Source: an optimization exercise on an open RTL-to-GDS flow (aim: small area). Production flows keep margins and buffers that such runs may drop. Where RTL was checked, it was by simulation tests only, not by an equivalence proof against the original. Some runs may be left out. An edit can pass the tests and still lose a function that they never use. Function not checked in run 2: the RTL went through the layout flow alone.

### run.sh
#!/bin/bash
# synth_recipe.tcl (not shown) runs the flow's synth.tcl, then flattens the netlist and writes it again
# the make line also repeats each setting of config.mk as NAME=value (left out here)
make -C /OpenROAD-flow-scripts/flow DESIGN_CONFIG=/design/flow/config.mk WORK_HOME=/design/flow/orfs CLKGATE_MAP_FILE= SYNTH_SCRIPT=/design/flow/synth_recipe.tcl finish
### config.mk
export PLATFORM = sky130hd
export DESIGN_NAME = PEArray2
export DESIGN_NICKNAME = PEArray2
export VERILOG_FILES = /design/flow/design.v
export SDC_FILE = /design/flow/constraint.sdc
export NUM_CORES = 4
export LEC_CHECK = 0
export CAP_MARGIN = 20
export CORE_MARGIN = 2
export CORE_UTILIZATION = 40
export SLEW_MARGIN = 20
### constraint.sdc
create_clock -name core_clock -period 6.5 [get_ports {clk}]
set_input_delay 1.3000 -clock core_clock [delete_from_list [all_inputs] [get_ports {clk}]]
set_output_delay 1.3000 -clock core_clock [all_outputs]
set_load 0.01 [all_outputs]
### design.v
module PE #(parameter W=8) (
    input logic clk, rst, stationaryCtrl,
    input logic [W-1:0] a_in,
    input logic [W-1:0] b_in,
    output logic [W-1:0] a_out,
    output logic [W-1:0] c_out
);
    logic [W-1:0] a;
    always_ff @(posedge clk) begin
        if (rst) begin
            a <= 0;
        end else begin
            if (stationaryCtrl)
                a <= a_in;
        end
    end
    assign a_out = a;
    assign c_out = a * b_in;
endmodule
module PEArray_inner #(
    parameter W = 8,
    parameter N = 4
)(
    input logic clk, rst, stationaryCtrl,
    input logic [N-1:0][W-1:0] a_in,
    input logic [N-1:0][W-1:0] b_in,
    input logic [N-1:0][W-1:0] c_in,
    output logic [N-1:0][W-1:0] c_out
);
    logic [N-1:0][N-1:0][W-1:0] a_ins;
    logic [N-1:0][N-1:0][W-1:0] a_outs, c_outs;
    logic [N-1:0][W-1:0] c;
    logic [N-1:0][2:0][W-1:0] layer;
    genvar i, j;
    for (i=0;i<N;i++)
        for (j=0;j<N;j++)
            PE#(.W(W)) pe( .a_in(a_ins[i][j]), .b_in(b_in[j]),
                .a_out(a_outs[i][j]), .c_out(c_outs[i][j]), .*);
    for (j=0;j<N;j++) 
        assign a_ins[0][j] = a_in[j];
    for (i=1;i<N;i++) for (j=0;j<N;j++)
        assign a_ins[i][j] = a_outs[i-1][j];
    for (i=0;i<N;i++) begin
        always_ff @(posedge clk) begin
            if (rst) begin
                layer[i][0] <= 0;
                layer[i][1] <= 0;
                layer[i][2] <= 0;
                c[i] <= 0;
            end else begin
                layer[i][0] <= layer[i][1] + layer[i][2];
                layer[i][1] <= c_outs[i][0] + c_outs[i][1];
                layer[i][2] <= c_outs[i][2] + c_outs[i][3];
                c[i] <= c_in[i] + layer[i][0];
            end
        end
        assign c_out[i] = c[i];
    end
endmodule
module PEArray2 #(
    parameter W = 8,
    parameter N = 4
)(
    input logic clk, rst, stationaryCtrl,
    input logic [N-1:0][W-1:0] a_in,
    input logic [N-1:0][W-1:0] b_in,
    input logic [N-1:0][W-1:0] c_in,
    output logic [N-1:0][W-1:0] c_out
);
    PEArray_inner #(.W(W), .N(N)) pe(.*);
endmodule
==> impl_results.md, run 1 <==
* Global-route met1 utilization at 24.5%
* # IOs at 131
* Post-Syn Instances at 2794
* Ant diodes at 1
* Via/cell ratio at 4.83
* Die W at 257 um
* GR Overflow Total at 0
* Seq_cells at 256
* H-tree levels at 1
* Clock skew at 23.1 ps
* Tapcells inserted at 846
* RSZ-0062 raised after global routing: no
* Slew HR at 34.0%
* Commonest non-fill, non-tap cell in the layout: inv_1
* Most flops, register: pe.genblk1.genblk1.pe.a
* Hold Path Stages at 2
* Largest net degree at the start of global routing at 145
* Post-synthesis mux area share at 5.37%
* CTS tree: done
* Vias in the first global route at 19713
* Crit-path cells: clkdlybuf4s50_1, nand2_1, fa_1, fa_1, fa_1, inv_1, fa_1, fa_1, fa_1, xor2_1, xnor3_1, xnor3_1, xnor3_1, xnor3_1, nor2_1
* Simple-gate share of the synthesized area at 17.0%
* Critical Path Most Common Cell: fa_1
* Met3 Track Usage GR at 2.16%
* Crit start category: input pin
* Worst path top cell family by delay: adder cells
* FP Rows at 92
* Core footprint at 63100 um2
* All-Layer GR Usage at 19.0%
* Worst r2r src: pe.genblk1[1].genblk1[2].pe.a[2]
* Yosys warns at 2
* Uppermost routed layer: met4
* Clock buffer depth at 3
* F_max at 165 MHz
* Compound-Gate Fraction of Synth Area at 2.74%
* Buffer share of cell area at 6.54%
* Worst EP required at 6960 ps
* Max-area cell class: multi-input combinational cells
* Total CTS buffers at 31
* Register Area at 5120 um2
* Worst path depth at 15
* Slew @ Worst Pin at 990 ps
* Setup bufs post-CTS at 0
* Critical Path End Type: register
* Die H at 257 um
* Fin nets at 3603
* Sequential fraction of the synthesis area at 20.1%
* Synth cell types at 26
* Hold WC Path Type: register to register
* Nonclk inv count at 428
* Worst Setup SP: b_in[17]
* Area occupied by multi-input gates at 18400 um2
* FF+latch count, synth at 256
* Commonest non-fill, non-tap cells in the layout: inv_1 (428), ha_1 (336), nand2_1 (307)
* Largest registers: pe.genblk1.genblk1.pe.a: 128 flops, pe.layer: 96 flops, pe.c: 32 flops
* CTS clock-pin slew for the worst setup and hold paths at 60 ps
* Largest area contributor in the netlist: dfxtp_1
* CTS Hold Bufs at 0
* Post-CTS resize count at 0
* Dpl cells at 3725
* Final Hold Viols at 0
* FF-to-FF End: pe.layer[47]
* Worst Slack Setup Final at 429 ps
* Synth Flop Type: dfxtp_1
* Met1 wire length at 27100 um
* Max-Cap Viols at 0
* Seq/total area at 17.5%
* Final setup viols at 0
* Count leader, synth: inv_1
* DRT iter0 DRCs at 650
* Top post-synthesis cells by area: dfxtp_1 (20%), fa_1 (20%), ha_1 (16%)
* Setup TNS at 0 ps
* Layout cells sized above 1 at 4.36%
* IO Port Bufs at 130
* Multi-input gate count at 2008
* Net Count, Synth at 3485
* TritonCTS Sinks at 256
* Post-synth top cells: inv_1 (428), ha_1 (336), nand2_1 (307)
* Fill cells at 6158
* Post-Synth XOR/XNOR Area at 10.5%
* Initial Util at 40.5%
* Fraction of registers with async set/reset at 0%
* Syn avg cell area at 9.14 um2
* R2r setup slk at 1310 ps
* Utilization after layout at 46.3%
* Critical path fanouts, max at 9
* Initial antenna violation count at 4
* Met3 wire length at 2300 um
* Busiest grt layer: met2
* Met2 WL at 29900 um
* HP Start: pe.genblk1[3].genblk1[1].pe.a[7]
* Area Overhead vs Synth at 14.4%
* Final Max Slew Viols at 0
* RePlAce Congestion at 0.882
* Crit path buf inv count at 2
* Fin cells at 3784
* Met2 usage in global routing at 33.3%
* Synth top area share at 20.1%
* CP max stage cell: clkdlybuf4s50_1
* Adder-cell share of the synthesized area at 36.5%
* Min Hold Slack at 520 ps
* Number of flip-flops in the largest register at 128
* Cell area after synthesis at 25500 um2
* Antenna-violating nets left at 0
* Clk cell area share at 3.75%
* Fraction of area in multi-input gates at 63.0%
* Number of synthesized flops with an enable pin at 0
* Worst Hold Path EP: pe.genblk1[3].genblk1[1].pe.a[7]
* DIE AREA at 65900 um2
* Final Routed Wirelength at 61100 um
* CP endpoint: pe.layer[23]
* Post-route DRC at 0
* Final min period at 6070 ps
* Largest family of logic cells by synthesized area: adder cells
* Clock buf count at 36
* Latest clock arrival within the worst-skew pair at 600 ps
* Via count at 18294
* First-pass GRT wire length at 101000 um
* Reg2Reg Depth at 14
* TritonRoute pass-1 iters at 5
* Period utilization at 93.4%
* Crit path kind: input pin to register
* Fin area at 29200 um2
* Status: complete, no violations
* Post-placement cell area at 28100 um2
* Drt wl/cell at 16.1 um
* Pre-CTS setup slack at -199 ps
* HPWL Detailed at 47300 um
* CP arrival at 6530 ps
* Root Buffer: clkbuf_16
* Buffers, non-clock at 187
* Critical path's largest stage delay at 690 ps
### The metal 1 layer, run 1

Cells faint in the background.
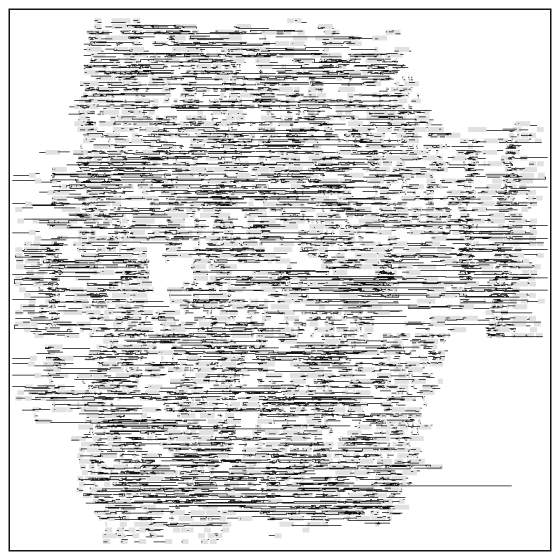
The layer carries 27.1 mm of wire. The layer holds 44% of the routed length. The wires run mostly horizontal.

### The metal 2 layer, run 1

The bar under the picture is 100 um long.
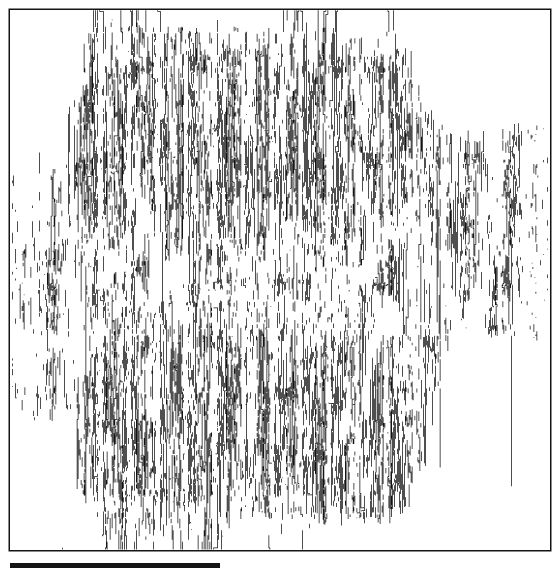
The layer holds 49% of the routed length. 3048 nets have wire on it. The wires run mostly vertical.

### M3 wires, run 1

Cells faint in the background.
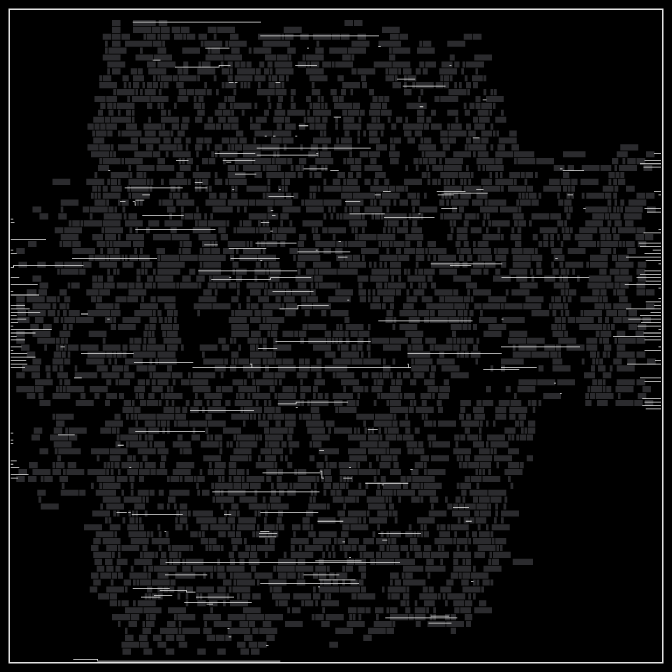
The wires run mostly horizontal. 164 nets have wire on it. The layer carries 2300 um of wire. The layer holds 3.8% of the routed length. The longest straight run is 92.0 um.

--- run 2: outline of the changes from run 1 ---
design.v: 71 -> 1793 lines; modules unchanged: 0
  fa_cell: new, 4 lines
  fa1_cell: new, 4 lines
  xnor_cell: new, 3 lines
  or_cell: new, 3 lines
  bsel_cell: new, 5 lines
  bsel0_cell: new, 5 lines
  aoi22_cell: new, 3 lines
  ao22_cell: new, 3 lines
  xor_cell: new, 3 lines
  nand_cell: new, 3 lines
  ha_cell: new, 4 lines
  PEArray2: edited, 12 -> 1753 lines
  removed: PE, PEArray_inner
==> module or_cell as of run 2 <==
module or_cell (input logic a, b, output logic y);
  assign y = a | b;
endmodule
==> module fa_cell as of run 2 <==
module fa_cell (input logic a, b, c, output logic s, co);
  assign s = a ^ b ^ c;
  assign co = (a & b) | (c & (a ^ b));
endmodule
==> module bsel0_cell as of run 2 <==
module bsel0_cell (input logic one, neg, x, output logic p);
  logic q;
  nand_cell ua (one, x, q);
  xnor_cell ux (q, neg, p);
endmodule
==> module ao22_cell as of run 2 <==
module ao22_cell (input logic a, b, c, d, output logic y);
  assign y = (a & b) | (c & d);
endmodule
==> module bsel_cell as of run 2 <==
module bsel_cell (input logic one, two, neg, x, xm1, output logic p);
  logic q;
  ao22_cell ua (one, x, two, xm1, q);
  xor_cell ux (q, neg, p);
endmodule
==> module nand_cell as of run 2 <==
module nand_cell (input logic a, b, output logic y);
  assign y = ~(a & b);
endmodule
==> module fa1_cell as of run 2 <==
module fa1_cell (input logic a, b, output logic s, co);
  xnor_cell ux (a, b, s);
  or_cell uo (a, b, co);
endmodule
==> module xor_cell as of run 2 <==
module xor_cell (input logic a, b, output logic y);
  assign y = a ^ b;
endmodule
==> module xnor_cell as of run 2 <==
module xnor_cell (input logic a, b, output logic y);
  assign y = ~(a ^ b);
endmodule
==> module aoi22_cell as of run 2 <==
module aoi22_cell (input logic a, b, c, d, output logic y);
  assign y = ~((a & b) | (c & d));
endmodule
==> module ha_cell as of run 2 <==
module ha_cell (input logic a, b, output logic s, co);
  assign s = a ^ b;
  assign co = a & b;
endmodule
==> flow/run.sh (new file) <==
#!/bin/bash
# Standard ORFS layout; ports are buffered with the smallest buffer and the
# clock tree uses small clock buffers without dummy loads.
set -euo pipefail
export BUFFER_PORTS_ARGS="-buffer_cell sky130_fd_sc_hd__buf_1"
export CTS_ARGS="-sink_clustering_enable -repair_clock_nets -dont_use_dummy_load -sink_clustering_size 16 -sink_clustering_max_diameter 80 -buf_list {sky130_fd_sc_hd__clkbuf_4 sky130_fd_sc_hd__clkbuf_8}"
bash standard.sh > standard.log 2>&1
==> standard.sh (new file) <==
#!/bin/bash
# synth_recipe.tcl (not shown) runs the flow's synth.tcl, then flattens the netlist and writes it again
# the make line also repeats each setting of config.mk as NAME=value (left out here)
make -C /OpenROAD-flow-scripts/flow DESIGN_CONFIG=/design/flow/config.mk WORK_HOME=/design/flow/orfs CLKGATE_MAP_FILE= SYNTH_SCRIPT=/design/flow/synth_recipe.tcl "${@:-finish}"
--- a/config.mk
+++ b/config.mk
@@ -8,4 +8,6 @@
 export CAP_MARGIN = 20
 export CORE_MARGIN = 2
-export CORE_UTILIZATION = 40
+export CORE_UTILIZATION = 65
 export SLEW_MARGIN = 20
+export SYNTH_HIERARCHICAL = 1
+export SYNTH_MINIMUM_KEEP_SIZE = 0
removed: run.sh
### M3 wires, run 2

Cells faint in the background.
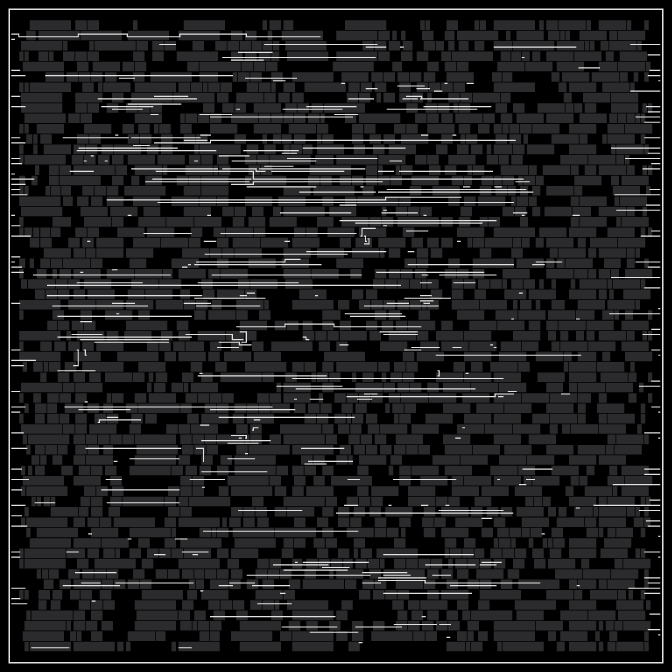
The layer carries 4070 um of wire. 274 nets have wire on it. The wires run mostly horizontal.

==> run 2 against run 1 <==
Setup slack got worse by 250 ps. Register-to-register slack improved by 50 ps. Routed wire length fell by 20%. Die area fell by 55%. Critical path type unchanged.
==> impl_results.md, run 2 <==
* Status: complete, no violations
* Met2 WL at 23000 um (-23%)
* Net Count, Synth at 1767 (-49%)
* Critical Path End Type: register
* Slew @ Worst Pin at 781 ps (-209 ps)
* CP max stage cell: fa_1
* Fill cells at 2005 (-67%)
* Crit-path cells: clkbuf_2, fa_1, ha_1, ha_1, fa_1, ha_1, fa_1, ha_1, fa_1, buf_4, fa_1, fa_1, fa_1, ha_1, xor2_1, xnor2_1, xnor2_1, xnor2_1, xnor2_1, and2_1
* First-pass GRT wire length at 73300 um (-28%)
* # IOs at 131 (unchanged)
* Period utilization at 97.3% (+3.9 points)
* FP Rows at 61 (-34%)
* HP Start: r1[22]
* Crit path buf inv count at 2 (unchanged)
* Worst r2r src: a[9]
* Nonclk inv count at 0 (-100%)
* Die W at 171 um (-33%)
* Simple-gate share of the synthesized area at 5.83% (-11 points)
* Clk cell area share at 1.30% (-2.4 points)
* Busiest grt layer: met2
* Via count at 12242 (-33%)
* Count leader, synth: xor2_1
* CP arrival at 6750 ps (+220 ps)
* Fin nets at 1982 (-45%)
* Fin cells at 2009 (-47%)
* Post-synthesis mux area share at 0.165% (-5.2 points)
* Buffer share of cell area at 5.97% (-0.57 points)
* Commonest non-fill, non-tap cells in the layout: xor2_1 (287), a22o_1 (256), fa_1 (231)
* Die H at 171 um (-33%)
* Area Overhead vs Synth at 10.7%
* Core footprint at 27600 um2 (-56%)
* Area occupied by multi-input gates at 12300 um2 (-33%)
* Final min period at 6320 ps (+252 ps)
* Post-CTS resize count at 0 (unchanged)
* Most flops, register: a
* CP endpoint: r1[23]
* Seq/total area at 29.0% (+11 points)
* Initial Util at 65.8% (+25 points)
* Max-area cell class: multi-input combinational cells
* Critical path's largest stage delay at 570 ps (-120 ps)
* IO Port Bufs at 130 (unchanged)
* Synth Flop Type: edfxtp_1
* Synth cell types at 17 (-35%)
* Post-Synth XOR/XNOR Area at 22.2% (+12 points)
* Largest area contributor in the netlist: fa_1
* Post-synth top cells: xor2_1 (288), a22o_1 (256), fa_1 (231)
* Buffers, non-clock at 201 (+7.5%)
* Critical Path Most Common Cell: fa_1
* Critical path fanouts, max at 3 (-6)
* Clock skew at 56.6 ps (+33.5 ps)
* Worst EP required at 6930 ps (-30 ps)
* Setup bufs post-CTS at 0 (unchanged)
* Met2 usage in global routing at 55.3% (+22 points)
* H-tree levels at 1 (unchanged)
* Max-Cap Viols at 0 (unchanged)
* Setup TNS at 0 ps (unchanged)
* Latest clock arrival within the worst-skew pair at 560 ps (-40 ps)
* Antenna-violating nets left at 0 (unchanged)
* Crit start category: input pin
* Cell area after synthesis at 18200 um2 (-29%)
* Number of synthesized flops with an enable pin at 128 (+128)
* Post-placement cell area at 19800 um2 (-29%)
* Met3 wire length at 4070 um (+77%)
* Fraction of area in multi-input gates at 61.3% (-1.7 points)
* Top post-synthesis cells by area: fa_1 (25%), edfxtp_1 (21%), xor2_1 (14%)
* All-Layer GR Usage at 34.2% (+15 points)
* Final Hold Viols at 0 (unchanged)
* Min Hold Slack at 426 ps (-93.5 ps)
* R2r setup slk at 1360 ps (+50 ps)
* CTS Hold Bufs at 0 (unchanged)
* RePlAce Congestion at 0.961 (+9.1%)
* Root Buffer: clkbuf_8
* Drt wl/cell at 24.3 um (+50%)
* FF-to-FF End: r1[7]
* Via/cell ratio at 6.09 (+26%)
* Yosys warns at 7 (+5)
* Final setup viols at 0 (unchanged)
* Register Area at 5850 um2 (+14%)
* Worst Hold Path EP: r2[22]
* Reg2Reg Depth at 16 (+2)
* Multi-input gate count at 1182 (-41%)
* Global-route met1 utilization at 44.3% (+20 points)
* Crit path kind: input pin to register
* CTS clock-pin slew for the worst setup and hold paths at 90 ps (+30 ps)
* TritonCTS Sinks at 228 (-11%)
* HPWL Detailed at 38000 um (-20%)
* CTS tree: done
* RSZ-0062 raised after global routing: no
* Ant diodes at 1 (unchanged)
* Slew HR at 47.4% (+13 points)
* Utilization after layout at 72.9% (+27 points)
* Commonest non-fill, non-tap cell in the layout: xor2_1
* Met1 wire length at 18100 um (-33%)
* Fin area at 20100 um2 (-31%)
* F_max at 158 MHz (-4.0%)
* Synth top area share at 25.4% (+5.4 points)
* Worst path top cell family by delay: adder cells
* TritonRoute pass-1 iters at 5 (unchanged)
* Post-Syn Instances at 1417 (-49%)
* Dpl cells at 1989 (-47%)
* Fraction of registers with async set/reset at 0% (unchanged)
* DRT iter0 DRCs at 1068 (+64%)
* Hold WC Path Type: register to register
* Worst path depth at 20 (+5)
* GR Overflow Total at 0 (unchanged)
* Seq_cells at 228 (-11%)
* Clock buf count at 19 (-47%)
* Worst Setup SP: b_in[1]
* Adder-cell share of the synthesized area at 26.8% (-9.7 points)
* Met3 Track Usage GR at 5.15% (+3.0 points)
* Sequential fraction of the synthesis area at 32.1% (+12 points)
* Clock buffer depth at 3 (unchanged)
* Hold Path Stages at 1 (-1)
* Total CTS buffers at 19 (-39%)
* Uppermost routed layer: met4
* DIE AREA at 29300 um2 (-55%)
* Pre-CTS setup slack at -560 ps (-361 ps)
* Number of flip-flops in the largest register at 128 (unchanged)
* Compound-Gate Fraction of Synth Area at 12.7% (+9.9 points)
* Syn avg cell area at 12.8 um2 (+40%)
* Tapcells inserted at 378 (-55%)
* Post-route DRC at 0 (unchanged)
* Vias in the first global route at 12344 (-37%)
### The metal 1 layer, run 2

Cells faint in the background.
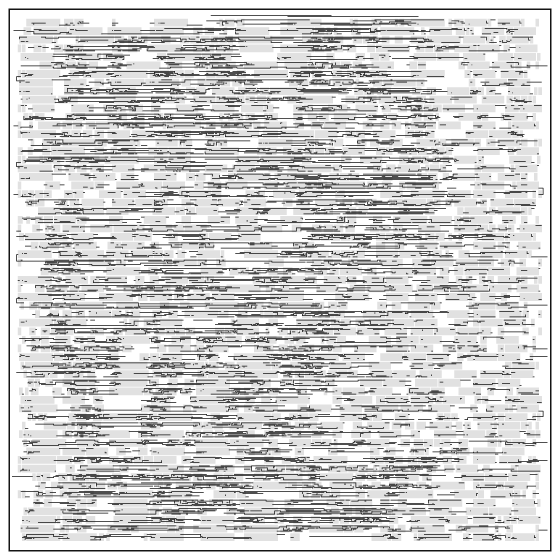
The layer holds 37% of the routed length. The layer carries 18100 um of wire.

-- what the ideal ports hide --
The results above use ideal ports. As a check the final layouts listed here were re-extracted and re-timed, cells and wires unchanged. Step 1 (the two cells are an assumption about what drives the block):
set clk [get_ports {clk}]
set_driving_cell -lib_cell sky130_fd_sc_hd__clkbuf_16 $clk
set_driving_cell -lib_cell sky130_fd_sc_hd__buf_2 [delete_from_list [all_inputs] $clk]
Step 2 times the ports against the registers' clock, not the clock port: input delays grow and output delays shrink by t, the midpoint of the rising clock arrivals with the driver on. Three values: ideal, step 1, step 2; two values: the first two.
run | shift t [ns] | setup WS [ns] | slew at the worst register clock pin (ns)
run 1 | 0.646 | 0.429 / 0.446 / -0.200 | 0.07 / 0.07
run 2 | 0.582 | 0.177 / 0.202 / -0.380 | 0.11 / 0.11
With both steps, setup timing fails in run 1 and run 2, where it was met with ideal ports. The setup slack of run 1, which loses most, moves by +0.017 ns with the drivers and by -0.629 ns with both steps.
